What follows belongs to an exercise in optimizing a design on an open flow for small area; a production flow would make more cautious choices. At most, simulation tests tie the RTL to the original design; equivalence was not proved. Not every run is shown, and edits may drop behaviour that the tests do not exercise. Only the layout flow was run in runs 2 to 5; the RTL was not checked for function there. Power figures rest on the tool's default switching activity, not on a simulated workload.

**flow/config.mk**
```make
export PLATFORM = sky130hd
export DESIGN_NAME = knightrider
export DESIGN_NICKNAME = knightrider
export VERILOG_FILES = /design/flow/design.v
export SDC_FILE = /design/flow/constraint.sdc
export NUM_CORES = 4
export LEC_CHECK = 0
export CAP_MARGIN = 20
export CORE_MARGIN = 2
export CORE_UTILIZATION = 40
export SLEW_MARGIN = 20
```
**flow/constraint.sdc**
```tcl
create_clock -name core_clock -period 10.0 [get_ports {clk}]
set_input_delay 2.0000 -clock core_clock [delete_from_list [all_inputs] [get_ports {clk}]]
set_output_delay 2.0000 -clock core_clock [all_outputs]
set_load 0.01 [all_outputs]
```
**flow/design.v**
```verilog
`timescale 1ns / 1ps
module pwm( input clk,
            input rst,
            input [7:0] duty,
            output reg led
    );
    reg [16:0] count;
    localparam [16:0] period = 17'd99999;
    always @(posedge clk or posedge rst)
        if (rst == 1)
            count <= 0;
        else if (count < period)
            count <= count + 1;
        else
            count <= 0;
    always @(*)
        if (count[16:9] < duty)
            led <= 1;
        else
            led <= 0;
endmodule
`timescale 1ns / 1ps
module knightrider(
    input clk,
	input rst,
    input [1:0]mode,
    output [7:0] led
    );
parameter [20:0] speed=21'd2_097_100;
parameter [14:0] delay1=15'd19_512;
parameter [14:0] delay2=15'd15_512;
parameter [7:0] limit=8'd128;
wire inc,dec;
assign inc=1'b0;
assign dec=1'b0;
reg[7:0]data0;
reg[7:0]data1;
reg[7:0]data2;
reg[7:0]data3;
reg[7:0]data4;
reg[7:0]data5;
reg[7:0]data6;
reg[7:0]data7;
reg[20:0] krt_cnt;
reg [14:0] del_cnt;
reg [7:0] active;
reg direction; 
reg direction_block;
reg [7:0] slow;
wire kr_tick=(speed==krt_cnt);
wire del_tick=mode[1]?(delay1==del_cnt):(delay2==del_cnt);
wire [15:0] disp_data;
pwm pwm_0 (.clk(clk),.rst(rst),.duty(data0),.led(led[0]));
pwm pwm_1 (.clk(clk),.rst(rst),.duty(data1),.led(led[1]));
pwm pwm_2 (.clk(clk),.rst(rst),.duty(data2),.led(led[2]));
pwm pwm_3 (.clk(clk),.rst(rst),.duty(data3),.led(led[3]));
pwm pwm_4 (.clk(clk),.rst(rst),.duty(data4),.led(led[4]));
pwm pwm_5 (.clk(clk),.rst(rst),.duty(data5),.led(led[5]));
pwm pwm_6 (.clk(clk),.rst(rst),.duty(data6),.led(led[6]));
pwm pwm_7 (.clk(clk),.rst(rst),.duty(data7),.led(led[7]));
always@(posedge clk)
	begin
		if(rst|kr_tick)
			krt_cnt<=krt_cnt^krt_cnt;
		else
			krt_cnt<=krt_cnt+1;
	end
always @(posedge clk)
	begin
		if(rst)
			begin
				data0<=data0^data0;
				data1<=data1^data1;
				data2<=data2^data2;
				data3<=data3^data3;
				data4<=data4^data4;
				data5<=data5^data5;
				data6<=data6^data6;
				data7<=data7^data7;
				active<=8'd1;
				direction<=1;
				direction_block<=1;
				del_cnt<=del_cnt^del_cnt;
				slow<=slow^slow;
			end
		else if(mode[0])
			begin
				if(inc)
					begin
						data0<=data0+1;
						data1<=data1+1;
						data2<=data2+1;
						data3<=data3+1;
						data4<=data4+1;
						data5<=data5+1;
						data6<=data6+1;
						data7<=data7+1;
					end
				else if(dec)
					begin
						data0<=data0-1;
						data1<=data1-1;
						data2<=data2-1;
						data3<=data3-1;
						data4<=data4-1;
						data5<=data5-1;
						data6<=data6-1;
						data7<=data7-1;
					end
			end
		else
			begin
				if(kr_tick)
					begin
						if(direction)
							active<=active<<1;
						else
							active<=active>>1;
						if(((active==8'b0000_0010)|(active==8'b0100_0000))&~direction_block)
							begin
								direction_block<=~direction_block;
								direction<=~direction;
							end
						else if(active==8'b0001_0000)
							direction_block<=~direction_block;
						case(active)
							8'd1:	data0<=8'hFF;
							8'd2:	data1<=8'hFF;
							8'd4:	data2<=8'hFF;
							8'd8:	data3<=8'hFF;
							8'd16:	data4<=8'hFF;
							8'd32:	data5<=8'hFF;
							8'd64:	data6<=8'hFF;
							8'd128:	data7<=8'hFF;
						endcase
					end
				else
					begin
						if(del_tick)
							begin
								del_cnt<=del_cnt^del_cnt;
								if(|data0)
									begin
										if(data0>=limit | (slow[0]|mode[1]))
											data0<=data0-1;
										if(data0<limit)
											slow[0]<=~slow[0];
									end
								if(|data1)
									begin
										if(data1>=limit | (slow[1]|mode[1]))
											data1<=data1-1;
										if(data1<limit)
											slow[1]<=~slow[1];
									end
								if(|data2)
									begin
										if(data2>=limit | (slow[2]|mode[1]))
											data2<=data2-1;
										if(data2<limit)
											slow[2]<=~slow[2];
									end
								if(|data3)
									begin
										if(data3>=limit | (slow[3]|mode[1]))
											data3<=data3-1;
										if(data3<limit)
											slow[3]<=~slow[3];
									end
								if(|data4)
									begin
										if(data4>=limit | (slow[4]|mode[1]))
											data4<=data4-1;
										if(data4<limit)
											slow[4]<=~slow[4];
									end
								if(|data5)
									begin
										if(data5>=limit | (slow[5]|mode[1]))
											data5<=data5-1;
										if(data5<limit)
											slow[5]<=~slow[5];
									end
								if(|data6)
									begin
										if(data6>=limit | (slow[6]|mode[1]))
											data6<=data6-1;
										if(data6<limit)
											slow[6]<=~slow[6];
									end
								if(|data7)
									begin
										if(data7>=limit | (slow[7]|mode[1]))
											data7<=data7-1;
										if(data7<limit)
											slow[7]<=~slow[7];
									end
							end
						else
							del_cnt<=del_cnt+1;
					end
			end
	end
endmodule
```
**flow/run.sh**
```bash
#!/bin/bash
# synth_recipe.tcl (not shown) runs the flow's synth.tcl, then flattens the netlist and writes it again
# the make line also repeats each setting of config.mk as NAME=value (left out here)
make -C /OpenROAD-flow-scripts/flow DESIGN_CONFIG=/design/flow/config.mk WORK_HOME=/design/flow/orfs CLKGATE_MAP_FILE= SYNTH_SCRIPT=/design/flow/synth_recipe.tcl finish
```
run_1/met4.png
(3 px per µm) Supply wires on this layer in gray.
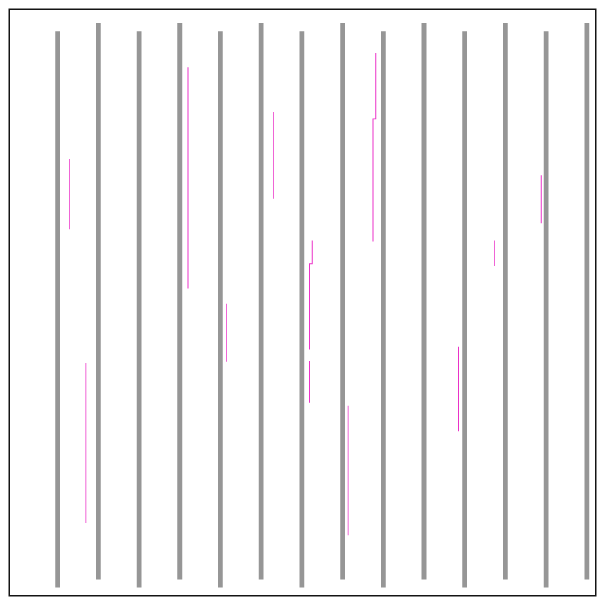
The layer carries 406 µm of wire. The longest straight run is 73.4 µm.

run_1/metal_stack.png
(2 px per µm) Only two layers are drawn.
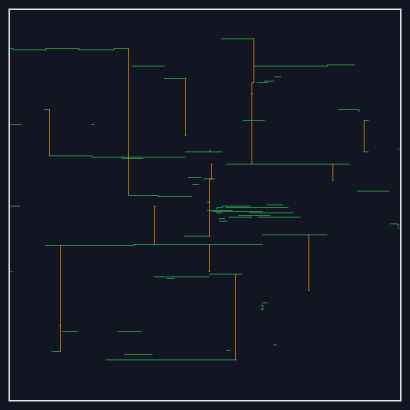
Key: orange = met4 [wire length 406 µm]; green = met3 [wire length 929 µm]
Post-Route WL: 29200 µm
Routed WL per cell: 14.6 µm
gr usage total: 15.4%
Via Count: 10915

run_1/pdn.png
(2 px per µm) Pins as bars on the die edge. Tap cells in gray.
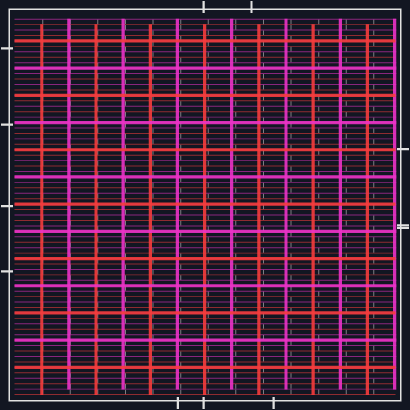
Key: magenta = VDD; red = VSS
14 straps on met4. The core has 69 rows. 461 tap cells. 70 met1 rails follow the rows.

==> results_dict.tcl, run 1 <==
set metrics [dict create \
    run_status "timing/DRC/antenna clean" \
    synthArstFlopShare_pct 53.5 \
    cellPowerDensity_mw_per_mm2 149 \
    peakVddDrop_mv 0.122 \
    die_w_um 195 \
    fillers 3417 \
    drive_gt1_share_pct 6.01 \
    maxCapViolCount 0 \
    cp_max_fo 3 \
    drt_iter0_drc 615 \
    die_area_mm2 0.0380 \
    grt_pass1_wl_um 50800 \
    slowest_delay_ns 0.55 \
    fin_worst_skew_ns 0.0159 \
    tightest_slew_ns 1.04 \
    period_needed_ns 4.59 \
    io_pins 12 \
    htree_levels 1 \
    critPathArrivalTime_ns 2.59 \
    cp.depth 7 \
    place_hpwl_um 19700 \
    hold_buffers 0 \
    whs_endpoint "krt_cnt[0]$_SDFF_PN0_" \
    synth_cell_types 67 \
    place_congestion 0.789 \
    utilization_pct 45.2 \
    nets 1612 \
    antenna_found_initial 0 \
    setup_violations 0 \
    hold_start "krt_cnt[0]$_SDFF_PN0_" \
    place_area_mm2 0.0151 \
    end_kind "output port" \
    cts_resized 0 \
    clkTransAtPathRegs_ns 0.06 \
    synth.avg_cell_area_um2 9.56 \
    rows 69 \
    synth_area_mm2 0.0146 \
    worstPathCellList "inv_1 > ha_1 > a21o_1 > a21o_1 > a21oi_1 > o31a_1 > clkdlybuf4s50_1" \
    ys_seq_elements 254 \
    synth_top_area_share_pct 23.3 \
    start_kind "flip-flop" \
    core-area_mm2 0.0357 \
    max_slew_margin_pct 30.2 \
    die_h_um 195 \
    slew_viol_final 0 \
]
[run 1: final cells by class]
| cell class | instances | area, µm² | share of cell area [%] |
|---|---|---|---|
| tap | 461 | 577 | 3.57 |
| multi-input combinational | 1110 | 7310 | 45.3 |
| sequential | 254 | 6640 | 41.1 |
| inverter | 103 | 392 | 2.43 |
| clock inverter | 16 | 134 | 0.829 |
| timing repair buffer | 25 | 213 | 1.32 |
| clock buffer | 40 | 881 | 5.46 |
[run 1: metal layers]
metal  vias up  GRT usage, %  routed length, µm
met5         -             0                  0
met4         0          3.19                405
met3        28          2.14                928
met2       119          25.8              13400
met1      5268          21.4              14500
li1       5500             -                  -
[run 1: cells by family after synthesis]
kind of cell,share of synthesized area [%]
compound gates,12.4
xor+xnor,9.00
fa+ha+maj,7.20
buf+inv,4.54
flops,45.5
mux,0.549
simple gates,20.8
[run 1: metrics by stage]
stage / total power, mW / hold slack (ns) / cells
floorplan: 1.27 / 0.425 / 1527
global route: 2.50 / 0.501 / 2009
CTS: 2.44 / 0.480 / 2009
global placement: 1.31 / 0.445 / 1953
detailed placement: 1.31 / 0.466 / 1953
finish: 2.40 / 0.470 / 2009
[run 1: flip-flops by register name, summed over array words and instances (netlist names)]
| name | flops |
|---|---|
| active | 8 |
| data0 | 8 |
| data1 | 8 |
| data2 | 8 |
| data3 | 8 |
| data4 | 8 |
| data5 | 8 |
| data6 | 8 |
| data7 | 8 |
| del_cnt | 15 |
| direction | 1 |
| direction_block | 1 |
| krt_cnt | 21 |
| pwm_0.count | 17 |
| pwm_1.count | 17 |
| pwm_2.count | 17 |
| pwm_3.count | 17 |
| pwm_4.count | 17 |
| pwm_5.count | 17 |
| pwm_6.count | 17 |
| pwm_7.count | 17 |
| slow | 8 |
[run 1: report_power, final]
group          internal [mW]  total [mW]  switching [mW]  leakage [nW]
clock network          0.667        1.11           0.440         0.510
registers               1.11        1.14          0.0264          2.93
logic                 0.0599       0.151          0.0915          3.13
[run 1: placed cells by master (no fill, tap or decap), types with 36 or more instances in the layout]
cell      count
ha_1         84
a21oi_1     115
edfxtp_1     87
inv_1       102
o21ai_0      38
xor2_1       49
nor2_1      174
nand3_1      76
nor3_1       36
nand2_1      67
xnor2_1     101
dfrtp_1     136
nand4_1      50
==> run 2, diff against run 1 <==
==> flow/design.v (replaced) <==
`timescale 1ns / 1ps
module pwm( input clk,
            input rst,
            output reg [7:0] hi
    );
    reg [8:0] lo;
    wire wrap = (&{hi[7:6], hi[1:0]}) & (&{lo[7], lo[4:0]});
    always @(posedge clk or posedge rst)
        if (rst)
            {hi, lo} <= 17'd0;
        else if (wrap)
            {hi, lo} <= 17'd0;
        else
            {hi, lo} <= {hi, lo} + 17'd1;
endmodule
`timescale 1ns / 1ps
module knightrider(
    input clk,
    input rst,
    input [1:0] mode,
    output [7:0] led
    );
parameter [20:0] speed=21'd2_097_100;
parameter [14:0] delay1=15'd19_512;
parameter [14:0] delay2=15'd15_512;
localparam [20:0] KRT0 = 21'h1FFFFF - speed;
localparam [14:0] DEL0 = 15'h7FFF - delay1;
localparam [14:0] DEL2 = delay2 + DEL0;
reg [20:0] krt_cnt;
reg [14:0] del_cnt;
reg [2:0] pos;
reg direction;
reg [63:0] data;
reg [7:0] slow;
wire kr_tick = &krt_cnt;
wire del_tick = mode[1] ? (&del_cnt) : (del_cnt == DEL2);
wire kt = kr_tick & ~mode[0];
wire dt = del_tick & ~kr_tick & ~mode[0];
wire del_run = ~kr_tick & ~mode[0];
wire [7:0] phi;
pwm pwm_0 (.clk(clk), .rst(rst), .hi(phi));
always @(posedge clk)
    if (rst | kr_tick)
        krt_cnt <= KRT0;
    else
        krt_cnt <= krt_cnt + 21'd1;
always @(posedge clk)
    if (rst | dt)
        del_cnt <= DEL0;
    else if (del_run)
        del_cnt <= del_cnt + 15'd1;
always @(posedge clk)
    if (rst) begin
        pos <= 3'd0;
        direction <= 1'b1;
    end else if (kt) begin
        pos <= direction ? pos + 3'd1 : pos - 3'd1;
        direction <= direction ? (pos != 3'd6) : (pos == 3'd1);
    end
genvar i;
generate for (i = 0; i < 8; i = i + 1) begin : ch
    wire [7:0] d = data[8*i +: 8];
    wire nz = |d;
    wire dec = dt & (d[7] | (nz & (slow[i] | mode[1])));
    wire tog = dt & nz & ~d[7];
    always @(posedge clk) begin
        if (rst)
            data[8*i +: 8] <= 8'd0;
        else if (kt & (pos == i))
            data[8*i +: 8] <= 8'hFF;
        else if (dec)
            data[8*i +: 8] <= d - 8'd1;
        if (rst)
            slow[i] <= 1'b0;
        else if (tog)
            slow[i] <= ~slow[i];
    end
    assign led[i] = phi < d;
end endgenerate
endmodule
run_2/met4.png
(4 px per µm) Supply wires on this layer in gray.
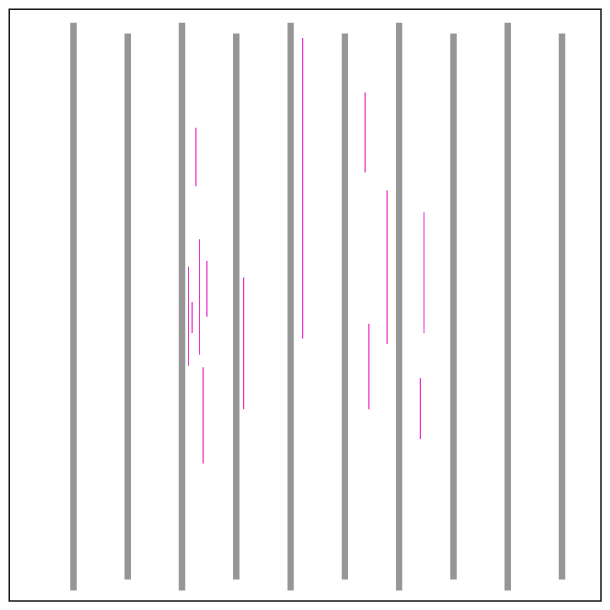
Via Count: 6911
Post-Route WL: 20300 µm

==> run 2 against run 1 <==
  * Still clean on timing, DRC and antenna
  * Critical path type unchanged
  * Worst hold slack lost 0.061 ns
  * Largest power group is now the clock network
  * Cell count shrank 38%
  * Area after synthesis shrank 43%
==> results_dict.tcl, run 2 <==
set metrics [dict create \
    nets 1057 \
    hold_buffers 0 \
    clkTransAtPathRegs_ns 0.07 \
    place_area_mm2 0.00853 \
    setup_violations 0 \
    run_status "timing/DRC/antenna clean" \
    synth_cell_types 76 \
    regArea_mm2 0.00267 \
    stdcell_count 1254 \
    slew_viol_final 0 \
    power_mw 1.17 \
    rows 52 \
    synth_area_mm2 0.00825 \
    start_kind "flip-flop" \
    regMostFlops "data" \
    slowest_delay_ns 0.79 \
    cp_max_fo 14 \
    place_congestion 0.854 \
    fin_worst_skew_ns 0.0130 \
    synthArstFlopShare_pct 13.2 \
    end_kind "output port" \
    period_needed_ns 4.91 \
    io_pins 12 \
    place_hpwl_um 14100 \
    cellPowerDensity_mw_per_mm2 129 \
    final_common_cell "nor2_1" \
    max_freq_mhz 204 \
    drive_gt1_share_pct 8.43 \
    die_area_mm2 0.0218 \
    wl_per_cell_um 16.2 \
    drt_iter0_drc 451 \
    grt_pass1_wl_um 32900 \
    multiInputGateArea_mm2 0.00508 \
    synth_enable_flop_cells 0 \
    htree_levels 4 \
    largestRegisters "data x64, krt_cnt x21, del_cnt x15" \
    max_slew_margin_pct 43.8 \
    largest_reg_flops 64 \
    grt_usage_pct 18.9 \
    cts_sinks 129 \
    tightest_slew_ns 0.842 \
    ys_seq_elements 129 \
    synth.avg_cell_area_um2 8.55 \
    critPathArrivalTime_ns 2.91 \
    dp.cells 1222 \
    grt_pass1_vias 6478 \
    hold_slack_ns 0.409 \
    maxCapViolCount 0 \
    cts_resized 0 \
    fillers 1993 \
]
run_2/pdn.png
(3 px per µm) Pins as bars on the die edge. Tap cells in gray.
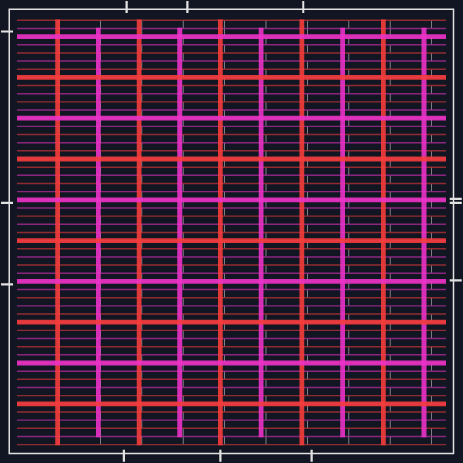
Key: magenta = VDD; red = VSS
10 straps on met5. The core has 52 rows. 10 straps on met4. 53 met1 rails follow the rows.
VDD IR max: 0.118 mV
chip width: 148 µm
DIE HEIGHT: 148 µm
core area: 0.0202 mm²

## run 2: through the flow
step           setup slack [ns]  util (%)
2_1_floorplan              6.10         -
3_3_place_gp               4.94      42.2
3_5_place_dp               4.84      42.2
4_1_cts                    5.06      45.0
5_1_grt                    4.89      45.0
6_report                   5.09      45.0
## run 2: worst min-delay path by stage
stage	slack (ns)	end	cells past startpoint	start
2_1_floorplan	0.38	krt_cnt[0]$_SDFF_PP1_	1	krt_cnt[0]$_SDFF_PP1_
3_3_place_gp	0.39	krt_cnt[0]$_SDFF_PP1_	1	krt_cnt[0]$_SDFF_PP1_
3_5_place_dp	0.40	krt_cnt[0]$_SDFF_PP1_	1	krt_cnt[0]$_SDFF_PP1_
4_1_cts	0.42	krt_cnt[0]$_SDFF_PP1_	1	krt_cnt[0]$_SDFF_PP1_
5_1_grt	0.44	krt_cnt[0]$_SDFF_PP1_	1	krt_cnt[0]$_SDFF_PP1_
6_report	0.41	krt_cnt[0]$_SDFF_PP1_	1	krt_cnt[0]$_SDFF_PP1_
## run 2: power breakdown
part           leakage [nW]  switching [mW]  internal (mW)  total [mW]
combinational          1.91          0.0262         0.0118      0.0379
sequential             1.13         0.00626          0.520       0.526
clock                 0.276           0.262          0.349       0.611
## run 2: per-layer routing
layer	vias up	track usage [%]	share of wire, %
li1	3511	-	-
met1	3258	25.3	49
met2	115	30.9	46
met3	27	3.55	3.3
met4	0	6.06	1.7
met5	-	0	0
## run 2: layout make-up
type                       count  share of cell area (%)
sequential                   129                    29.3
multi-input combinational    726                    55.8
inverter                      81                    3.34
clock buffer                  17                    4.67
timing repair buffer          16                    1.57
tap                          270                    3.71
clock inverter                15                    1.64
## run 2: kinds of logic (layout without fill, tap and decap cells)
logic type | count (synthesis) | in the layout | synth area share (%)
and+or+nand+nor | 382 | 382 | 25.1
DFF | 129 | 129 | 32.3
AOI/OAI and AO/OA | 179 | 179 | 14.9
xor gates and xnor gates | 72 | 72 | 7.65
muxes | 11 | 11 | 1.41
buffers and inverters | 110 | 129 | 6.10
adders and majority gates | 82 | 82 | 12.4
## run 2: critical path: cells and delay by family (launching register included)
kind	cells	cell delay, ns
flops	1	0.79
fa+ha+maj	1	0.35
compound gates	5	0.73
buf+inv	1	0.62
run_2/registers.png
(4 px per µm) Other sequential cells in the stronger gray, the rest of the logic in the fainter gray.
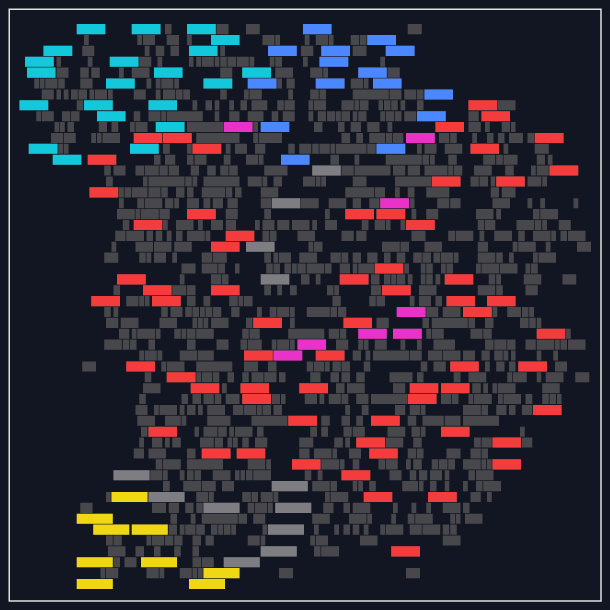

==> run 3, diff against run 2 <==
--- a/flow/design.v
+++ b/flow/design.v
@@ -24,5 +24,5 @@
 parameter [14:0] delay1=15'd19_512;
 parameter [14:0] delay2=15'd15_512;
-localparam [20:0] KRT0 = 21'h1FFFFF - speed;
+parameter [20:0] KRT0 = 21'h001100;
 localparam [14:0] DEL0 = 15'h7FFF - delay1;
 localparam [14:0] DEL2 = delay2 + DEL0;
@@ -33,9 +33,14 @@
 reg [63:0] data;
 reg [7:0] slow;
-wire kr_tick = &krt_cnt;
-wire del_tick = mode[1] ? (&del_cnt) : (del_cnt == DEL2);
+wire kr_tick = ~|krt_cnt[19:0];
+wire run = ~kr_tick & ~mode[0];
 wire kt = kr_tick & ~mode[0];
-wire dt = del_tick & ~kr_tick & ~mode[0];
-wire del_run = ~kr_tick & ~mode[0];
+wire [15:0] dc;
+assign dc[0] = run;
+genvar k;
+generate for (k = 0; k < 15; k = k + 1) begin : dch
+    assign dc[k+1] = dc[k] & del_cnt[k];
+end endgenerate
+wire dt = mode[1] ? dc[15] : (run & (del_cnt == DEL2));
 wire [7:0] phi;
 pwm pwm_0 (.clk(clk), .rst(rst), .hi(phi));
@@ -44,10 +49,10 @@
         krt_cnt <= KRT0;
     else
-        krt_cnt <= krt_cnt + 21'd1;
+        krt_cnt <= {krt_cnt[19:0], krt_cnt[20] ^ krt_cnt[18]};
 always @(posedge clk)
     if (rst | dt)
         del_cnt <= DEL0;
-    else if (del_run)
-        del_cnt <= del_cnt + 15'd1;
+    else
+        del_cnt <= del_cnt ^ dc[14:0];
 always @(posedge clk)
     if (rst) begin
@@ -61,20 +66,22 @@
 generate for (i = 0; i < 8; i = i + 1) begin : ch
     wire [7:0] d = data[8*i +: 8];
-    wire nz = |d;
+    wire [8:0] z;
+    assign z[0] = 1'b1;
+    for (k = 0; k < 8; k = k + 1) begin : zc
+        assign z[k+1] = z[k] & ~d[k];
+    end
+    wire nz = ~z[8];
     wire dec = dt & (d[7] | (nz & (slow[i] | mode[1])));
-    wire tog = dt & nz & ~d[7];
+    wire set = kt & (pos == i);
     always @(posedge clk) begin
-        if (rst)
-            data[8*i +: 8] <= 8'd0;
-        else if (kt & (pos == i))
-            data[8*i +: 8] <= 8'hFF;
-        else if (dec)
-            data[8*i +: 8] <= d - 8'd1;
-        if (rst)
-            slow[i] <= 1'b0;
-        else if (tog)
-            slow[i] <= ~slow[i];
+        data[8*i +: 8] <= {8{~rst}} & ({8{set}} | (d ^ ({8{dec}} & z[7:0])));
+        slow[i] <= ~rst & (slow[i] ^ (dt & nz & ~d[7]));
     end
-    assign led[i] = phi < d;
+    wire [8:0] c;
+    assign c[0] = 1'b0;
+    for (k = 0; k < 8; k = k + 1) begin : cmp
+        assign c[k+1] = (d[k] & ~phi[k]) | ((d[k] | ~phi[k]) & c[k]);
+    end
+    assign led[i] = c[8];
 end endgenerate
 endmodule
--- a/flow/config.mk
+++ b/flow/config.mk
@@ -8,4 +8,6 @@
 export CAP_MARGIN = 20
 export CORE_MARGIN = 2
-export CORE_UTILIZATION = 40
+export CORE_UTILIZATION = 60
+export CTS_BUF_LIST = sky130_fd_sc_hd__clkbuf_4
+export CTS_CLUSTER_SIZE = 30
 export SLEW_MARGIN = 20
run_3/registers.png
(6 px per µm) Other sequential cells in the stronger gray, the rest of the logic in the fainter gray.
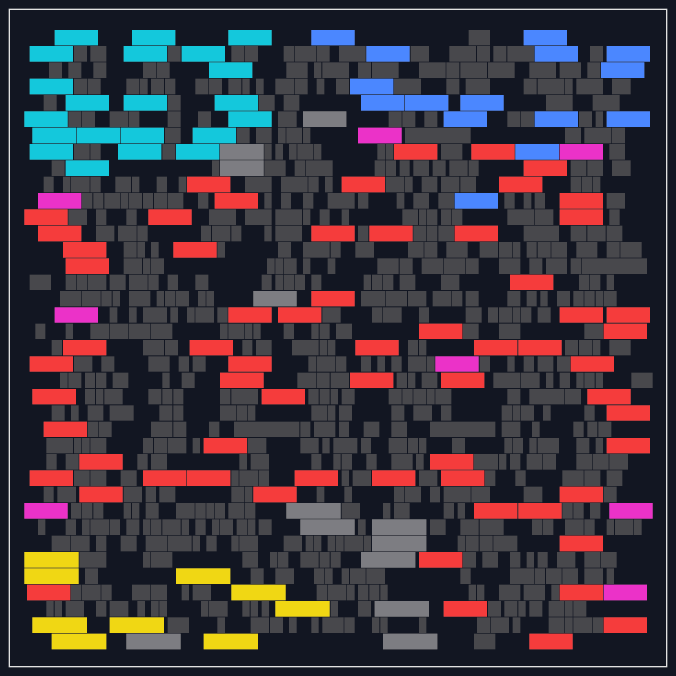
Key: blue = del_cnt [sequential cells 15]; magenta = slow [sequential cells 8]; red = data [sequential cells 64]; cyan = krt_cnt [sequential cells 21, where north-west]; yellow = pwm_0.lo [sequential cells 9, where south-west]
Seq/total area: 37.5%
Reg area: 0.00267 mm²
Final Util: 65.6%
power in sequential cells: 0.529 mW

run_3/final_worst_path.png
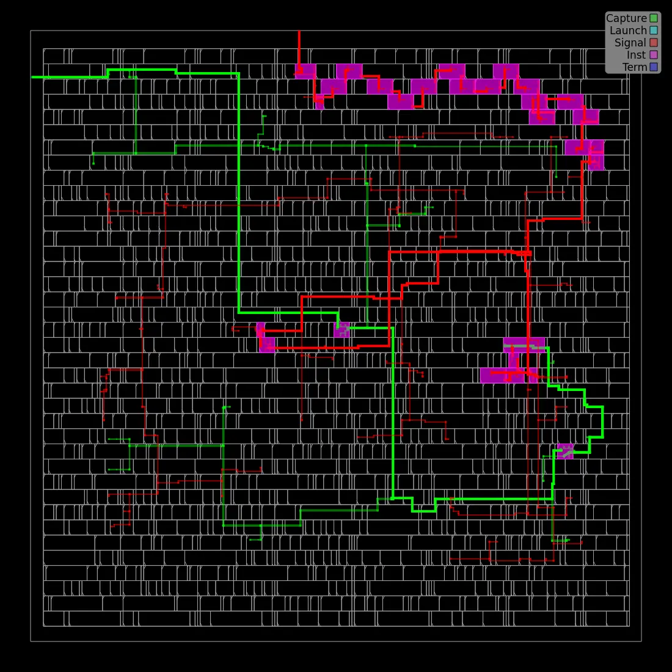
Final Critical Period: 6.35 ns
total negative setup slack: 0 ns
final worst setup slack: 3.65 ns
Finished Layout Cells: 916

==> run 3 against run 2 <==
  * Sequential power is essentially flat
  * Worst hold slack gained 0.059 ns
  * Power shrank 19%
  * Still clean
  * Critical path type is now in2reg
  * Largest cell class unchanged
  * Area after synthesis shrank 19%
  * Synthesized cell count shrank 20%
==> results_dict.tcl, run 3 <==
set metrics [dict create \
    run_status "timing/DRC/antenna clean" \
    mostFrequentLayoutCells "dfxtp_1 (112), nor2_1 (66), o21ai_0 (61)" \
    fin_worst_skew_ns 0.0159 \
    critPathArrivalTime_ns 6.75 \
    die_h_um 109 \
    regMostFlops "data" \
    hold_start "krt_cnt[0]$_SDFF_PP0_" \
    end_kind "flip-flop" \
    slew_viol_final 0 \
    cellPowerDensity_mw_per_mm2 134 \
    grt_pass1_wl_um 25700 \
    die_area_mm2 0.0120 \
    setup_violations 0 \
    drive_gt1_share_pct 6.31 \
    wl_um 15800 \
    final_common_cell "dfxtp_1" \
    ys_seq_elements 129 \
    tightest_slew_ns 0.858 \
    dp_slack_ns 3.07 \
    die_w_um 109 \
    largestRegisters "data x64, krt_cnt x21, del_cnt x15" \
    wl_per_cell_um 17.3 \
    grt_pass1_vias 5308 \
    max_freq_mhz 157 \
    grt_usage_pct 27.9 \
    cts_sinks 129 \
    whs_endpoint "krt_cnt[1]$_SDFF_PP0_" \
    synth_enable_flop_cells 0 \
    place_hpwl_um 10300 \
    max_slew_margin_pct 42.8 \
    rows 38 \
    hold_buffers 0 \
    largest_reg_flops 64 \
    via_count 5654 \
    start_kind "primary input" \
    io_pins 12 \
    clkTransAtPathRegs_ns 0.11 \
    hold_depth 1 \
    place_congestion 0.833 \
    nets 799 \
    cp_max_fo 48 \
    drt_iter0_drc 527 \
    maxCapViolCount 0 \
    synth_area_mm2 0.00666 \
]
[run 3: per-layer routing]
| layer | track usage, % | share of wire [%] |
|---|---|---|
| met2 | 43.9 | 46 |
| met4 | 11.7 | 2.4 |
| met5 | 0 | 0 |
| met3 | 6.05 | 6.6 |
| met1 | 37.1 | 45 |
[run 3: critical path: stages]
cell and delay, ns:
clkdlybuf4s50_1 0.52, nor2_1 0.07, ha_1 0.19, ha_1 0.18, ha_1 0.18, ha_1 0.18
ha_1 0.18, ha_1 0.18, ha_1 0.18, ha_1 0.18, ha_1 0.18, ha_1 0.18
ha_1 0.18, ha_1 0.18, ha_1 0.18, ha_1 0.18, ha_1 0.16, and2_1 0.13
buf_4 0.28, nor2_1 0.27, buf_4 0.29, nor2_1 0.08, ha_1 0.22, xnor2_1 0.13
a21oi_1 0.07
[run 3: through the flow]
stage	util [%]	instance area [µm²]	cells	hold slack, ns
after floorplan	-	6660	768	0.416
after global placement	62.8	6810	885	0.440
after detailed placement	62.8	6810	885	0.447
after CTS	65.6	7110	916	0.469
after global routing	65.6	7110	916	0.488
final	65.6	7110	916	0.469
[run 3: worst max-delay path by stage]
stage	to	depth (start not counted)	slack [ns]	start
after floorplan	data[41]$_DFF_P_	24	4.04	mode[0]
after CTS	data[57]$_DFF_P_	25	3.67	mode[0]
after detailed placement	data[57]$_DFF_P_	25	3.07	mode[0]
after global placement	data[57]$_DFF_P_	25	3.15	mode[0]
final	data[57]$_DFF_P_	25	3.65	mode[0]
after global routing	data[41]$_DFF_P_	25	3.35	mode[0]
[run 3: cells by family after synthesis]
family                     share of synthesized area [%]
AOI/OAI and AO/OA                                   18.8
xor gates and xnor gates                            6.98
adders and majority gates                           9.81
buffers and inverters                               4.81
DFF                                                 40.1
muxes                                              0.301
and+or+nand+nor                                     19.2
[run 3: power by group]
part	switching, mW	leakage [nW]	internal [mW]
sequential	0.00693	1.13	0.522
combinational	0.0260	1.42	0.0195
clock	0.188	0.161	0.192
[run 3: layout make-up]
class | count | area, µm²
clock buffer | 17 | 128
clock inverter | 14 | 171
fill | 937 | 3730
inverter | 38 | 143
multi-input combinational | 560 | 3670
sequential | 129 | 2670
tap | 140 | 175
timing repair buffer | 18 | 158
run_3/met4.png
(4 px per µm) Supply wires on this layer in gray.
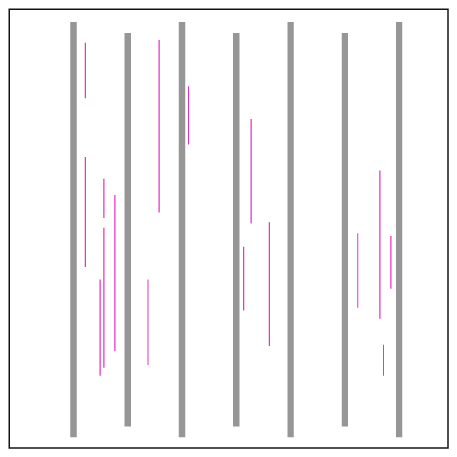

==> run 4, diff against run 3 <==
--- a/flow/config.mk
+++ b/flow/config.mk
@@ -9,5 +9,6 @@
 export CORE_MARGIN = 2
 export CORE_UTILIZATION = 60
-export CTS_BUF_LIST = sky130_fd_sc_hd__clkbuf_4
-export CTS_CLUSTER_SIZE = 30
+export CTS_BUF_LIST = sky130_fd_sc_hd__clkbuf_8
+export CTS_CLUSTER_DIAMETER = 200
+export CTS_CLUSTER_SIZE = 60
 export SLEW_MARGIN = 20
run_4/met4.png
(4 px per µm) Supply wires on this layer in gray.
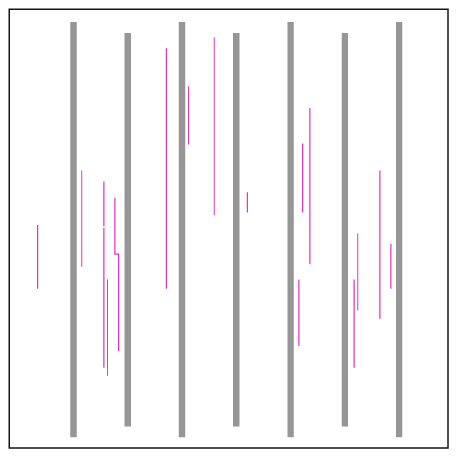
The wires run mostly vertical. The longest straight run is 59.8 µm. 12 nets have wire on it.

run_4/registers.png
(6 px per µm) Other sequential cells in the stronger gray, the rest of the logic in the fainter gray.
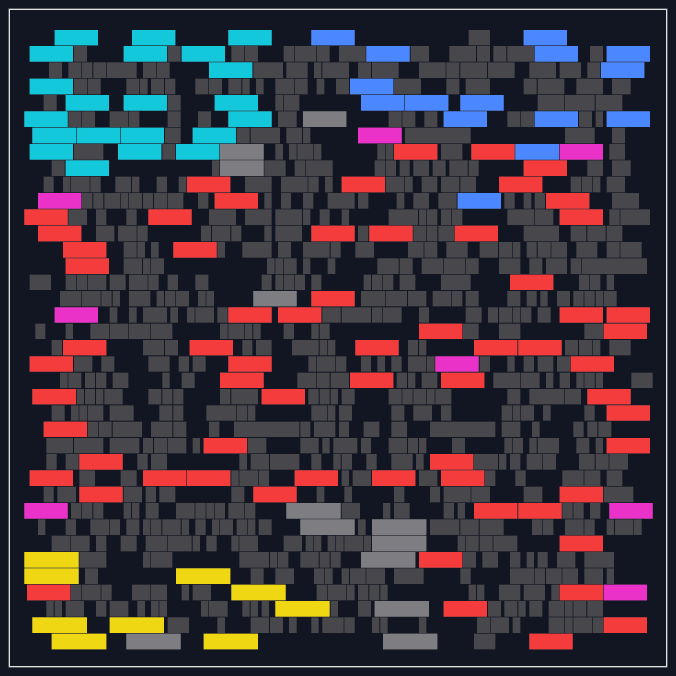
Final Util: 66.9%
Seq/total area: 36.8%

==> run 4 against run 3 <==
  * Cell count did not move
  * Worst hold slack worse by 0.0044 ns
  * Count of clock-buffer cells in the layout grew 4
  * Via count down 0.28%
  * Flip-flop and latch count is the same
  * Largest cell class unchanged
  * Clock skew is 0.0041 ns lower
  * Clock power rose by 31%
  * First-iteration DRC count is 6.3% lower
  * Core utilization rose by 1.4 points
  * Critical path depth is the same
==> results_dict.tcl, run 4 <==
set metrics [dict create \
    critPathArrivalTime_ns 6.78 \
    end_kind "flip-flop" \
    tightest_slew_ns 0.917 \
    drt_iter0_drc 494 \
    hold_depth 1 \
    run_status "timing/DRC/antenna clean" \
    nets 799 \
    period_needed_ns 6.47 \
    cts_sinks 129 \
    grt_usage_pct 28.4 \
    final_common_cell "dfxtp_1" \
    cp_max_fo 48 \
    die_area_mm2 0.0120 \
    io_pins 12 \
    cp.depth 25 \
    die_h_um 109 \
    cp_slowest_cell "clkdlybuf4s50_1" \
    mostFrequentLayoutCells "dfxtp_1 (112), nor2_1 (66), o21ai_0 (61)" \
    crit_start "mode[0]" \
    die_w_um 109 \
    critPathBufInv 3 \
    crit_family "adder cells" \
    wl_um 16000 \
    peakVddDrop_mv 0.152 \
    max_freq_mhz 155 \
]
## run 4: cell types whose count changed in the layout (fill, tap and decap cells not counted), sizes merged
cell    delta
clkbuf     +4
clkinv     -4
## run 4: logic make-up (layout without fill, tap and decap cells)
logic type / Yosys count / count (layout) / synth area share [%]
flops: 129 / 129 / 40.1
fa+ha+maj: 57 / 57 / 9.81
mux: 2 / 2 / 0.301
buf+inv: 79 / 87 / 4.81
xor+xnor: 53 / 53 / 6.98
compound gates: 198 / 198 / 18.8
simple gates: 250 / 250 / 19.2
## run 4: path summary, 6_finish.rpt
kind                                           to  slack (ns)
setup / recovery                 data[57]$_DFF_P_        3.53
hold / removal             krt_cnt[20]$_SDFF_PP0_        0.46
setup reg to reg                 data[57]$_DFF_P_        4.31
hold reg to reg            krt_cnt[20]$_SDFF_PP0_        0.46
max in group asynchronous   pwm_0.hi[7]$_DFF_PP0_        7.36
min in group asynchronous   pwm_0.hi[1]$_DFF_PP0_        2.03
## run 4: where the power goes
group	internal (mW)	switching [mW]	total [mW]
clock network	0.295	0.204	0.499
logic	0.0195	0.0260	0.0455
registers	0.522	0.00686	0.529
## run 4: final cells by class
type | count | area [µm²]
multi-input cells | 560 | 3670
well taps | 140 | 175
repair buffers | 18 | 158
clock buffers | 21 | 289
flip-flops and latches | 129 | 2670
inverters | 38 | 143
fillers | 917 | 3580
clock inverters | 10 | 156
## run 4: per-stage QoR
stage / util [%] / hold WS, ns / cells / instance area (µm²) / setup slack, ns
5_1_grt: 66.9 / 0.481 / 916 / 7260 / 3.22
4_1_cts: 66.9 / 0.465 / 916 / 7260 / 3.53
3_5_place_dp: 62.8 / 0.447 / 885 / 6810 / 3.07
3_3_place_gp: 62.8 / 0.440 / 885 / 6810 / 3.15
2_1_floorplan: - / 0.416 / 768 / 6660 / 4.04
6_report: 66.9 / 0.464 / 916 / 7260 / 3.53
## run 4: routing by layer
layer	vias to the layer above	track usage, %	share of wire, %	routed length, µm
li1	2735	-	-	-
met5	-	0	0	0
met3	40	7.17	6.2	993
met4	0	11.9	2.7	431
met2	200	44.8	46	7340
met1	2663	36.9	45	7210
==> run 5, diff against run 4 <==
==> flow/flow/run.sh (new file) <==
#!/bin/bash
# Standard layout, with the clock tree built without dummy loads.
export CTS_ARGS="-sink_clustering_enable -repair_clock_nets -dont_use_dummy_load -buf_list sky130_fd_sc_hd__clkbuf_4 -sink_clustering_size 30"
bash standard.sh > standard.log 2>&1
==> flow/standard.sh (new file) <==
#!/bin/bash
# synth_recipe.tcl (not shown) runs the flow's synth.tcl, then flattens the netlist and writes it again
# the make line also repeats each setting of config.mk as NAME=value (left out here)
make -C /OpenROAD-flow-scripts/flow DESIGN_CONFIG=/design/flow/config.mk WORK_HOME=/design/flow/orfs CLKGATE_MAP_FILE= SYNTH_SCRIPT=/design/flow/synth_recipe.tcl "${@:-finish}"
--- a/flow/config.mk
+++ b/flow/config.mk
@@ -9,6 +9,3 @@
 export CORE_MARGIN = 2
 export CORE_UTILIZATION = 60
-export CTS_BUF_LIST = sky130_fd_sc_hd__clkbuf_8
-export CTS_CLUSTER_DIAMETER = 200
-export CTS_CLUSTER_SIZE = 60
 export SLEW_MARGIN = 20
removed: flow/run.sh
run_5/pdn.png
(4 px per µm) Pins as bars on the die edge. Tap cells in gray.
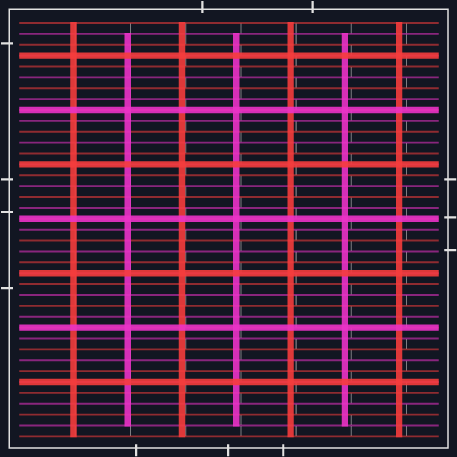
DIE HEIGHT: 109 µm
VDD IR max: 0.126 mV

run_5/final_worst_path.png
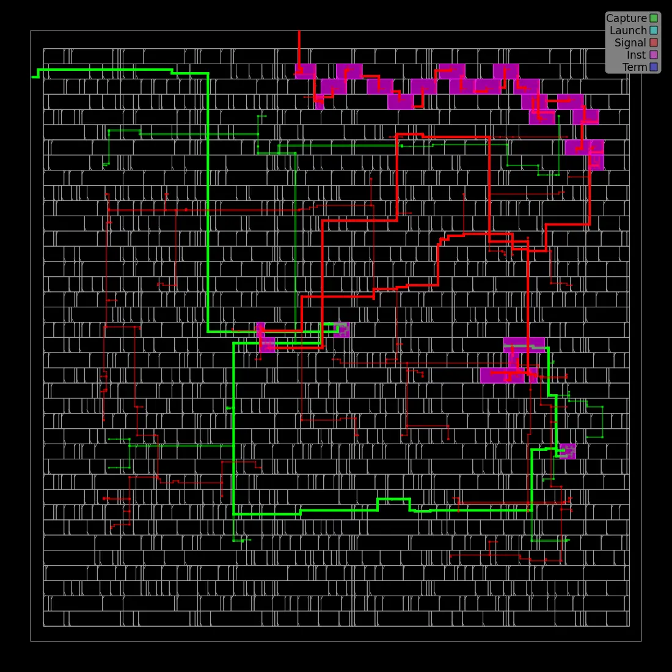
Final Util: 64.0%
final worst setup slack: 3.61 ns
Final Critical Period: 6.39 ns
Finished Layout Cells: 902

==> run 5 against run 4 <==
  * Fmax grew 1.4%
  * Die area is the same
  * Routed wire length shrank 1.5%
  * Area after synthesis is the same
  * Global-route usage shrank 0.69 points
  * Power shrank 24%
  * Final area shrank 4.4%
  * Clock power shrank 52%
  * Combinational power is essentially flat
  * Flip-flop and latch count is the same
  * Non-clock buffer count is the same
  * First-iteration DRC count shrank 3.8%
  * Critical path type unchanged
  * Critical endpoint unchanged
==> results_dict.tcl, run 5 <==
set metrics [dict create \
    end_kind "flip-flop" \
    dp_slack_ns 3.07 \
    ys_seq_elements 129 \
    place_hpwl_um 10300 \
    critPathBufInv 3 \
    die_area_mm2 0.0120 \
    final_common_cell "dfxtp_1" \
    hold_start "krt_cnt[0]$_SDFF_PP0_" \
    wl_per_cell_um 17.4 \
    largestRegisters "data x64, krt_cnt x21, del_cnt x15" \
    tightest_slew_ns 0.852 \
    cts_sinks 129 \
    power_mw 0.812 \
    mostFrequentLayoutCells "dfxtp_1 (112), nor2_1 (66), o21ai_0 (61)" \
    grt_pass1_vias 5271 \
    r2r_setup_slack_ns 4.31 \
    slew_viol_final 0 \
    tns_ns 0 \
    hold_depth 1 \
    dp.cells 885 \
    drt_iter0_drc 475 \
    fin_worst_skew_ns 0.0279 \
    slowest_delay_ns 0.52 \
    max_slew_margin_pct 43.2 \
    synth_enable_flop_cells 0 \
    cellPowerDensity_mw_per_mm2 117 \
    largest_reg_flops 64 \
    grt_pass1_wl_um 25500 \
    run_status "timing/DRC/antenna clean" \
    r2r-end "data[57]$_DFF_P_" \
    start_kind "primary input" \
    place_congestion 0.833 \
    max_freq_mhz 157 \
    synth_area_mm2 0.00666 \
    stdcell_area_mm2 0.00694 \
    antenna_found_initial 0 \
    via_count 5575 \
    synth_cell_types 58 \
    cts_resized 0 \
    drive_gt1_share_pct 5.12 \
    hold_slack_ns 0.471 \
    place_area_mm2 0.00681 \
]
==> run 5: area by class of cell <==
cell class,count,area [µm²]
clock buffers,17,128
fillers,960,3900
inverters,38,143
multi-input cells,560,3670
flip-flops and latches,129,2670
well taps,140,175
repair buffers,18,158
==> run 5: worst register-to-register path: stages (launching register included) <==
cell     delay [ns]
dfxtp_1        0.33
nor4_1         0.44
nand2_1        0.19
nor2_1         0.31
nor2_1         0.08
ha_1           0.19
ha_1           0.18
ha_1           0.18
ha_1           0.18
ha_1           0.18
ha_1           0.18
ha_1           0.18
ha_1           0.18
ha_1           0.18
ha_1           0.18
ha_1           0.18
ha_1           0.18
ha_1           0.18
ha_1           0.18
ha_1           0.16
and2_1         0.13
buf_4          0.28
nor2_1         0.30
buf_4          0.29
nor2_1         0.09
ha_1           0.22
xnor2_1        0.13
a21oi_1        0.08
==> run 5: worst max path at each step <==
stage,start,endpoint
finish,mode[0],data[57]$_DFF_P_
global route,mode[0],data[41]$_DFF_P_
CTS,mode[0],data[57]$_DFF_P_
detailed placement,mode[0],data[57]$_DFF_P_
global placement,mode[0],data[57]$_DFF_P_
floorplan,mode[0],data[41]$_DFF_P_
==> run 5: cells by family after synthesis <==
kind of cell | Yosys count | synth area share, %
adders and majority gates | 57 | 9.81
DFF | 129 | 40.1
and+or+nand+nor | 250 | 19.2
buffers and inverters | 79 | 4.81
muxes | 2 | 0.301
xor gates and xnor gates | 53 | 6.98
AOI/OAI and AO/OA | 198 | 18.8
==> run 5: routing by layer <==
layer	vias up	GRT usage, %	part of all wire (%)
li1	2719	-	-
met1	2647	36.4	46
met2	171	43.5	46
met3	38	6.34	5.7
met4	0	12.3	2.8
met5	-	0	0
==> run 5: power by group <==
| part | total (mW) | leakage, nW | switching (mW) | internal (mW) |
|---|---|---|---|---|
| Sequential | 0.529 | 1.13 | 0.00693 | 0.522 |
| Clock | 0.238 | 0.0782 | 0.160 | 0.0775 |
| Combinational | 0.0456 | 1.42 | 0.0261 | 0.0195 |
==> run 6, diff against run 5 <==
--- a/flow/design.v
+++ b/flow/design.v
@@ -5,12 +5,18 @@
     );
     reg [8:0] lo;
-    wire wrap = (&{hi[7:6], hi[1:0]}) & (&{lo[7], lo[4:0]});
+    wire lz = ~|lo[7:0];
+    wire carry = lo[8] & lz;                   
+    wire fb = lo[8] ^ lo[4] ^ lz;
+    wire h194 = hi[7] & hi[6] & hi[1] & ~hi[0];
+    wire h195 = hi[7] & hi[6] & hi[1] & hi[0];
     always @(posedge clk or posedge rst)
-        if (rst)
-            {hi, lo} <= 17'd0;
-        else if (wrap)
-            {hi, lo} <= 17'd0;
-        else
-            {hi, lo} <= {hi, lo} + 17'd1;
+        if (rst) begin
+            lo <= 9'd0;
+            hi <= 8'd0;
+        end else begin
+            lo <= {lo[7:0], fb} | ((carry & h194) ? 9'b110110110 : 9'b0);
+            if (carry)
+                hi <= (hi + 8'd1) & ~(h195 ? 8'b11000100 : 8'b0);
+        end
 endmodule
 `timescale 1ns / 1ps
==> flow/flow/run.sh (replaced) <==
#!/bin/bash
# The standard layout (standard.sh) with these changes:
#  - synthesis maps with an area-oriented abc script and no adder cells
#  - port buffers are buf_1
#  - the clock tree is built without dummy loads
set -euo pipefail
here=$(pwd)
export AREA_ABC_SCRIPT=$here/flow/area.abc
export ADDER_MAP_FILE=
export BUFFER_PORTS_ARGS="-buffer_cell sky130_fd_sc_hd__buf_1"
export CTS_ARGS="-sink_clustering_enable -repair_clock_nets -dont_use_dummy_load -buf_list {sky130_fd_sc_hd__clkbuf_4 sky130_fd_sc_hd__clkbuf_8} -sink_clustering_size 20"
sed "s#SYNTH_SCRIPT=[^ ]*#SYNTH_SCRIPT=$here/flow/synth.tcl#" standard.sh > flow_standard.sh
bash flow_standard.sh > flow.log 2>&1
==> flow/flow/area.abc (new file) <==
strash
&get -n
&st
&dch -f
&nf -a -R 1000
&st
&syn2
&dch -f
&nf -a -R 1000
&st
&dch -f
&nf -a -R 1000
&put
==> flow/flow/synth.tcl (new file) <==
# The standard flow's synthesis script (synth_recipe.tcl), with abc's mapping script
# replaced by an area-oriented one (flow/area.abc).
proc synth {args} { yosys synth -nofsm -noshare {*}$args }
proc abc {args} {
  set i [lsearch -exact $args -script]
  if { $i >= 0 } { lset args [expr { $i + 1 }] $::env(AREA_ABC_SCRIPT) }
  yosys abc {*}$args
}
source $::env(SCRIPTS_DIR)/synth.tcl
# left out here: clear keep_hierarchy, flatten, clean up, hide names made inside functions, write 1_2_yosys.v
run_6/registers.png
(6 px per µm) Other sequential cells in the stronger gray, the rest of the logic in the fainter gray.
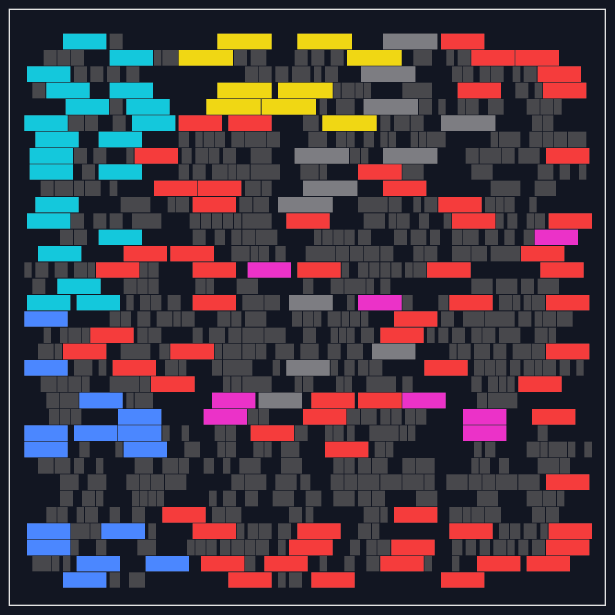
Seq/total area: 45.5%
power in sequential cells: 0.527 mW

run_6/pdn.png
(4 px per µm) Pins as bars on the die edge. Tap cells in gray.
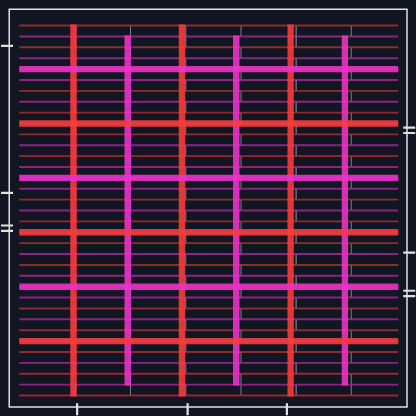
DIE HEIGHT: 99.1 µm
chip width: 99.1 µm

==> run 6 against run 5 <==
  * Largest cell class unchanged
  * Synthesized cell count decreased by 22%
  * Sequential power about the same
  * Non-clock buffer count decreased by 3
  * Sequential share of layout area increased by 7.0 points
  * First-iteration DRC count decreased by 51%
==> results_dict.tcl, run 6 <==
set metrics [dict create \
    via_count 4560 \
    place_area_mm2 0.00563 \
    fillers 734 \
    synth_top_family_by_area "simple AND/OR/NAND/NOR gates" \
    p_int_mw 0.683 \
    synth_top_area_share_pct 41.3 \
    grt_pass1_wl_um 19800 \
    p_sw_mw 0.191 \
    power_mw 0.874 \
    htree_levels 4 \
    synth.avg_cell_area_um2 9.03 \
    slew_viol_final 0 \
    largest_reg_flops 64 \
    synthArstFlopShare_pct 13.2 \
    stdcell_area_mm2 0.00587 \
    fin_worst_skew_ns 0.0360 \
    run_status "timing/DRC/antenna clean" \
    synth_area_mm2 0.00543 \
    nets 639 \
    crit_start "pwm_0.hi[1]$_DFFE_PP0P_" \
    place_hpwl_um 7400 \
    end_kind "output port" \
    utilization_pct 66.9 \
    mostFrequentLayoutCells "dfxtp_1 (112), o21ai_0 (55), nand2_1 (51)" \
    tns_ns 0 \
    dp_slack_ns 4.64 \
    antenna_found_initial 0 \
    p_clk_share_pct 35.9 \
    synth_simple_gate_area_share_pct 22.6 \
    r2r_setup_slack_ns 6.06 \
    stdcell_count 741 \
    r2r-end "data[54]$_DFF_P_" \
    die_area_mm2 0.00982 \
    synth_cell_types 32 \
    drive_gt1_share_pct 3.48 \
    core-area_mm2 0.00876 \
    wl_per_cell_um 15.8 \
    setup_violations 0 \
    largestRegisters "data x64, krt_cnt x21, del_cnt x15" \
    critPathArrivalTime_ns 3.54 \
    start_kind "flip-flop" \
    final_common_cell "dfxtp_1" \
    rows 34 \
    cts_sinks 129 \
    critPathCapture "led[5]" \
    cp_max_fo 9 \
    power.combinational.fraction_pct 3.8 \
    top_layer "met4" \
    ys_seq_elements 129 \
]
run 6: cells by family after synthesis:
kind of cell	after synthesis
AND/OR/NAND/NOR	235
AO/OA/AOI/OAI	177
flip-flops	129
adder cells (fa/ha/maj)	36
XOR/XNOR	15
buffers and inverters	9
run 6: worst max-delay path, stage by stage (launching register included):
cell and delay (ns):
dfrtp_1 0.39, clkinv_1 0.38, maj3_1 0.50, maj3_1 0.36
maj3_1 0.37, maj3_1 0.38, maj3_1 0.37, a21oi_1 0.14
o2bb2ai_1 0.10, buf_1 0.13
run 6: metal layers:
| layer | GRT usage (%) | vias to the layer above |
|---|---|---|
| li1 | - | 2297 |
| met1 | 33.7 | 2128 |
| met2 | 40.5 | 122 |
| met3 | 5.34 | 13 |
| met4 | 7.27 | 0 |
| met5 | 0 | - |
run 6: how the worst min path moves through the flow:
stage                                startpoint               endpoint  slack (ns)  depth (start not counted)
after floorplan           pwm_0.lo[2]$_DFF_PP0_  pwm_0.lo[3]$_DFF_PP0_        0.35                          0
after global placement    pwm_0.lo[2]$_DFF_PP0_  pwm_0.lo[3]$_DFF_PP0_        0.35                          0
after detailed placement  pwm_0.lo[2]$_DFF_PP0_  pwm_0.lo[3]$_DFF_PP0_        0.36                          0
after CTS                 pwm_0.lo[5]$_DFF_PP0_  pwm_0.lo[6]$_DFF_PP0_        0.40                          0
after global routing      pwm_0.lo[2]$_DFF_PP0_  pwm_0.lo[3]$_DFF_PP0_        0.40                          0
final                     pwm_0.lo[2]$_DFF_PP0_  pwm_0.lo[3]$_DFF_PP0_        0.39                          0
run 6: power groups by stage:
| stage | clock [mW] | sequential (mW) | combinational [mW] |
|---|---|---|---|
| final | 0.314 | 0.527 | 0.0330 |
| after CTS | 0.323 | 0.527 | 0.0332 |
| after global placement | 0 | 0.537 | 0.0324 |
| after detailed placement | 0 | 0.538 | 0.0331 |
| after global routing | 0.343 | 0.528 | 0.0370 |
| after floorplan | 0 | 0.536 | 0.0211 |
run 6: final cells by class:
cell class                 instances  area, µm²  share of cell area (%)
timing repair buffer              15       72.6                    1.24
sequential                       129       2670                    45.5
tap                              108        135                    2.30
multi-input combinational        463       2720                    46.4
inverter                           9       33.8                   0.576
clock buffer                      17        234                    3.99
==> run 7, diff against run 6 <==
--- a/flow/flow/run.sh
+++ b/flow/flow/run.sh
@@ -9,5 +9,5 @@
 export ADDER_MAP_FILE=
 export BUFFER_PORTS_ARGS="-buffer_cell sky130_fd_sc_hd__buf_1"
-export CTS_ARGS="-sink_clustering_enable -repair_clock_nets -dont_use_dummy_load -buf_list {sky130_fd_sc_hd__clkbuf_4 sky130_fd_sc_hd__clkbuf_8} -sink_clustering_size 20"
+export CTS_ARGS="-sink_clustering_enable -repair_clock_nets -dont_use_dummy_load -buf_list sky130_fd_sc_hd__clkbuf_8"
 sed "s#SYNTH_SCRIPT=[^ ]*#SYNTH_SCRIPT=$here/flow/synth.tcl#" standard.sh > flow_standard.sh
 bash flow_standard.sh > flow.log 2>&1
run_7/met4.png
(6 px per µm) Supply wires on this layer in gray.
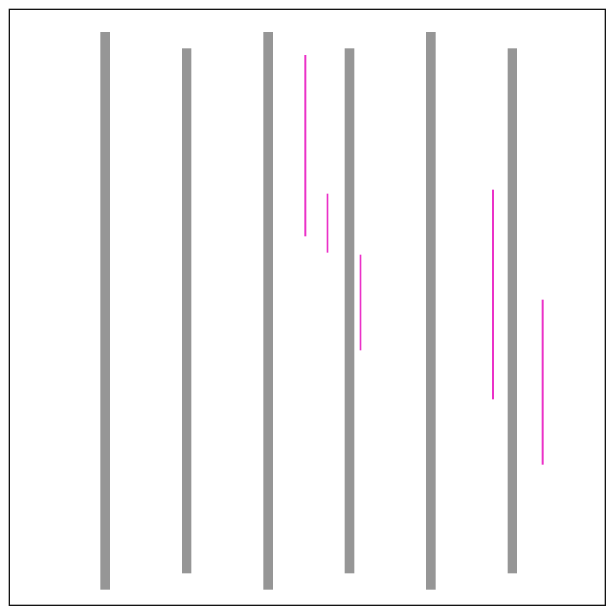
Post-Route WL: 11700 µm
Via Count: 4560

==> run 7 against run 6 <==
  * Worst setup slack is the same
  * Die area is the same
  * Area after synthesis is the same
  * Core utilization is the same
  * Clock skew is the same
  * Final area is the same
  * Count of clock-buffer cells in the layout is the same
  * Register-to-register slack is essentially flat
  * Cell count is the same
  * Clock power is essentially flat
  * Flip-flop and latch count is the same
  * Highest routed layer unchanged
  * Non-clock buffer count is the same
==> results_dict.tcl, run 7 <==
set metrics [dict create \
    antenna_found_initial 0 \
    mostFrequentLayoutCells "dfxtp_1 (112), o21ai_0 (55), nand2_1 (51)" \
    grt_usage_pct 24.9 \
    dp.cells 724 \
    end_kind "output port" \
    swShare_pct 21.8 \
    power_mw 0.874 \
    core-area_mm2 0.00876 \
    clkTransAtPathRegs_ns 0.09 \
    htree_levels 4 \
    hold_buffers 0 \
    die_area_mm2 0.00982 \
    synth.avg_cell_area_um2 9.03 \
    largest_reg_flops 64 \
    cp_max_fo 9 \
    layout_setup_ws_ns 4.46 \
    hold_depth 0 \
    synth_top_area_share_pct 41.3 \
    p_clk_share_pct 35.9 \
    setup_violations 0 \
    dp_slack_ns 4.64 \
    cts_resized 0 \
    nets 639 \
    max_freq_mhz 181 \
    largestRegisters "data x64, krt_cnt x21, del_cnt x15" \
    place_congestion 0.812 \
    ys_seq_elements 129 \
    hold_slack_ns 0.392 \
    cp_slowest_cell "maj3_1" \
    critPathBufInv 2 \
    tightest_slew_ns 0.778 \
    run_status "timing/DRC/antenna clean" \
    critPathArrivalTime_ns 3.54 \
    critPathMostFrequentCell "maj3_1" \
    final_common_cell "dfxtp_1" \
    r2r_setup_slack_ns 6.06 \
    p_sw_mw 0.191 \
    p_int_mw 0.683 \
    synth_cell_types 32 \
    wl_per_cell_um 15.8 \
    die_h_um 99.1 \
    cts_sinks 129 \
    grt_pass1_vias 4175 \
    drive_gt1_share_pct 3.48 \
    drt_iter0_drc 231 \
    crit_family "adder cells" \
    synth_area_mm2 0.00543 \
]
run_7/final_worst_path.png
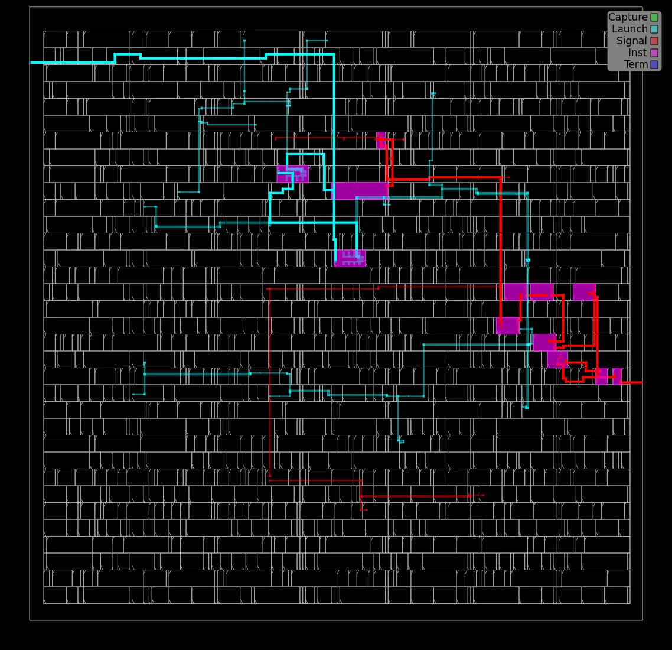
Final Critical Period: 5.54 ns
Finished Layout Cells: 741
Final Util: 66.9%

==> run 7: worst max-delay path by stage <==
stage | to | slack, ns | depth (start not counted)
3_5_place_dp | data[54]$_DFF_P_ | 4.64 | 16
4_1_cts | led[5] | 4.45 | 9
5_1_grt | led[6] | 4.28 | 9
2_1_floorplan | data[54]$_DFF_P_ | 4.80 | 14
6_report | led[5] | 4.46 | 9
3_3_place_gp | data[22]$_DFF_P_ | 4.75 | 16
==> run 7: power groups by stage <==
stage / clock network (mW) / registers, mW / logic, mW
after CTS: 0.323 / 0.527 / 0.0332
after floorplan: 0 / 0.536 / 0.0211
final: 0.314 / 0.527 / 0.0330
after global placement: 0 / 0.537 / 0.0324
after detailed placement: 0 / 0.538 / 0.0331
after global routing: 0.343 / 0.528 / 0.0370
==> run 7: logic make-up (layout without fill, tap and decap cells) <==
logic type	Yosys count	in the layout	synth area share (%)
AO/OA/AOI/OAI	177	177	18.6
XOR/XNOR	15	15	2.42
flip-flops	129	129	49.2
adder cells (fa/ha/maj)	36	36	6.64
AND/OR/NAND/NOR	235	235	22.6
buffers and inverters	9	41	0.623
==> run 7: layout make-up <==
type | count | area, µm²
inverters | 9 | 33.8
well taps | 108 | 135
clock buffers | 17 | 234
flip-flops and latches | 129 | 2670
fillers | 734 | 2900
repair buffers | 15 | 72.6
multi-input cells | 463 | 2720
==> run 7: through the flow <==
stage | cell area, µm² | util [%]
after global routing | 5870 | 66.9
after detailed placement | 5630 | 64.3
after global placement | 5630 | 64.3
after CTS | 5870 | 66.9
final | 5870 | 66.9
after floorplan | 5430 | -
==> run 7: worst register-to-register path, cell delays in order (launching register included) <==
cell      delay (ns)
dfxtp_1         0.35
nor4_1          0.06
nand4_1         0.08
nor4_1          0.05
buf_4           0.15
nor2_1          0.25
and3_1          0.39
nand4_1         0.13
clkinv_1        0.11
nand2_1         0.09
nor2_1          0.24
nand4_1         0.15
o21ai_1         0.11
buf_4           0.24
o21ai_0         0.16
or4_1           0.49
or3_1           0.37
or2_0           0.24
nand2_1         0.08
a31oi_1         0.06
==> run 7: metal layers <==
metal | part of all wire [%] | global-route usage, % | up-vias
met5 | 0 | 0 | -
li1 | - | - | 2297
met2 | 48 | 40.5 | 122
met3 | 4.9 | 5.34 | 13
met1 | 46 | 33.7 | 2128
met4 | 0.99 | 7.27 | 0

==> afterwards: timing with drivers on the ports <==
Ports are ideal in the flow. The routed layouts listed here were re-timed in OpenROAD. Step 1 (the two cells are an assumption about what drives the block):
set clk [get_ports {clk}]
set_driving_cell -lib_cell sky130_fd_sc_hd__clkbuf_16 $clk
set_driving_cell -lib_cell sky130_fd_sc_hd__buf_2 [delete_from_list [all_inputs] $clk]
Step 2 also shifts input and output timing later by t, the mid clock arrival at the registers, as if the neighbouring blocks saw the same clock. Three values: ideal, step 1, step 2; two values: the first two.
run | t, ns | setup slack, ns | clock arrival spread, ns | cell pins on the clock port's net
run 1 | 0.594 | 5.411 / 5.363 / 5.092 | 0.016 / 0.016 | 1
run 2 | 0.472 | 5.088 / 5.038 / 4.816 | 0.013 / 0.013 | 1
run 3 | 0.573 | 3.650 / 3.658 / 3.085 | 0.016 / 0.016 | 1
run 4 | 0.486 | 3.528 / 3.538 / 3.052 | 0.012 / 0.012 | 1
run 5 | 0.558 | 3.614 / 3.624 / 3.066 | 0.028 / 0.028 | 1
run 6 | 0.443 | 4.464 / 4.433 / 4.638 | 0.036 / 0.036 | 1
run 7 | 0.443 | 4.464 / 4.433 / 4.638 | 0.036 / 0.036 | 1
After both steps every run listed still meets setup and hold. The setup slack of run 3, which loses most, moves by +0.008 ns with the drivers and by -0.565 ns with both steps.
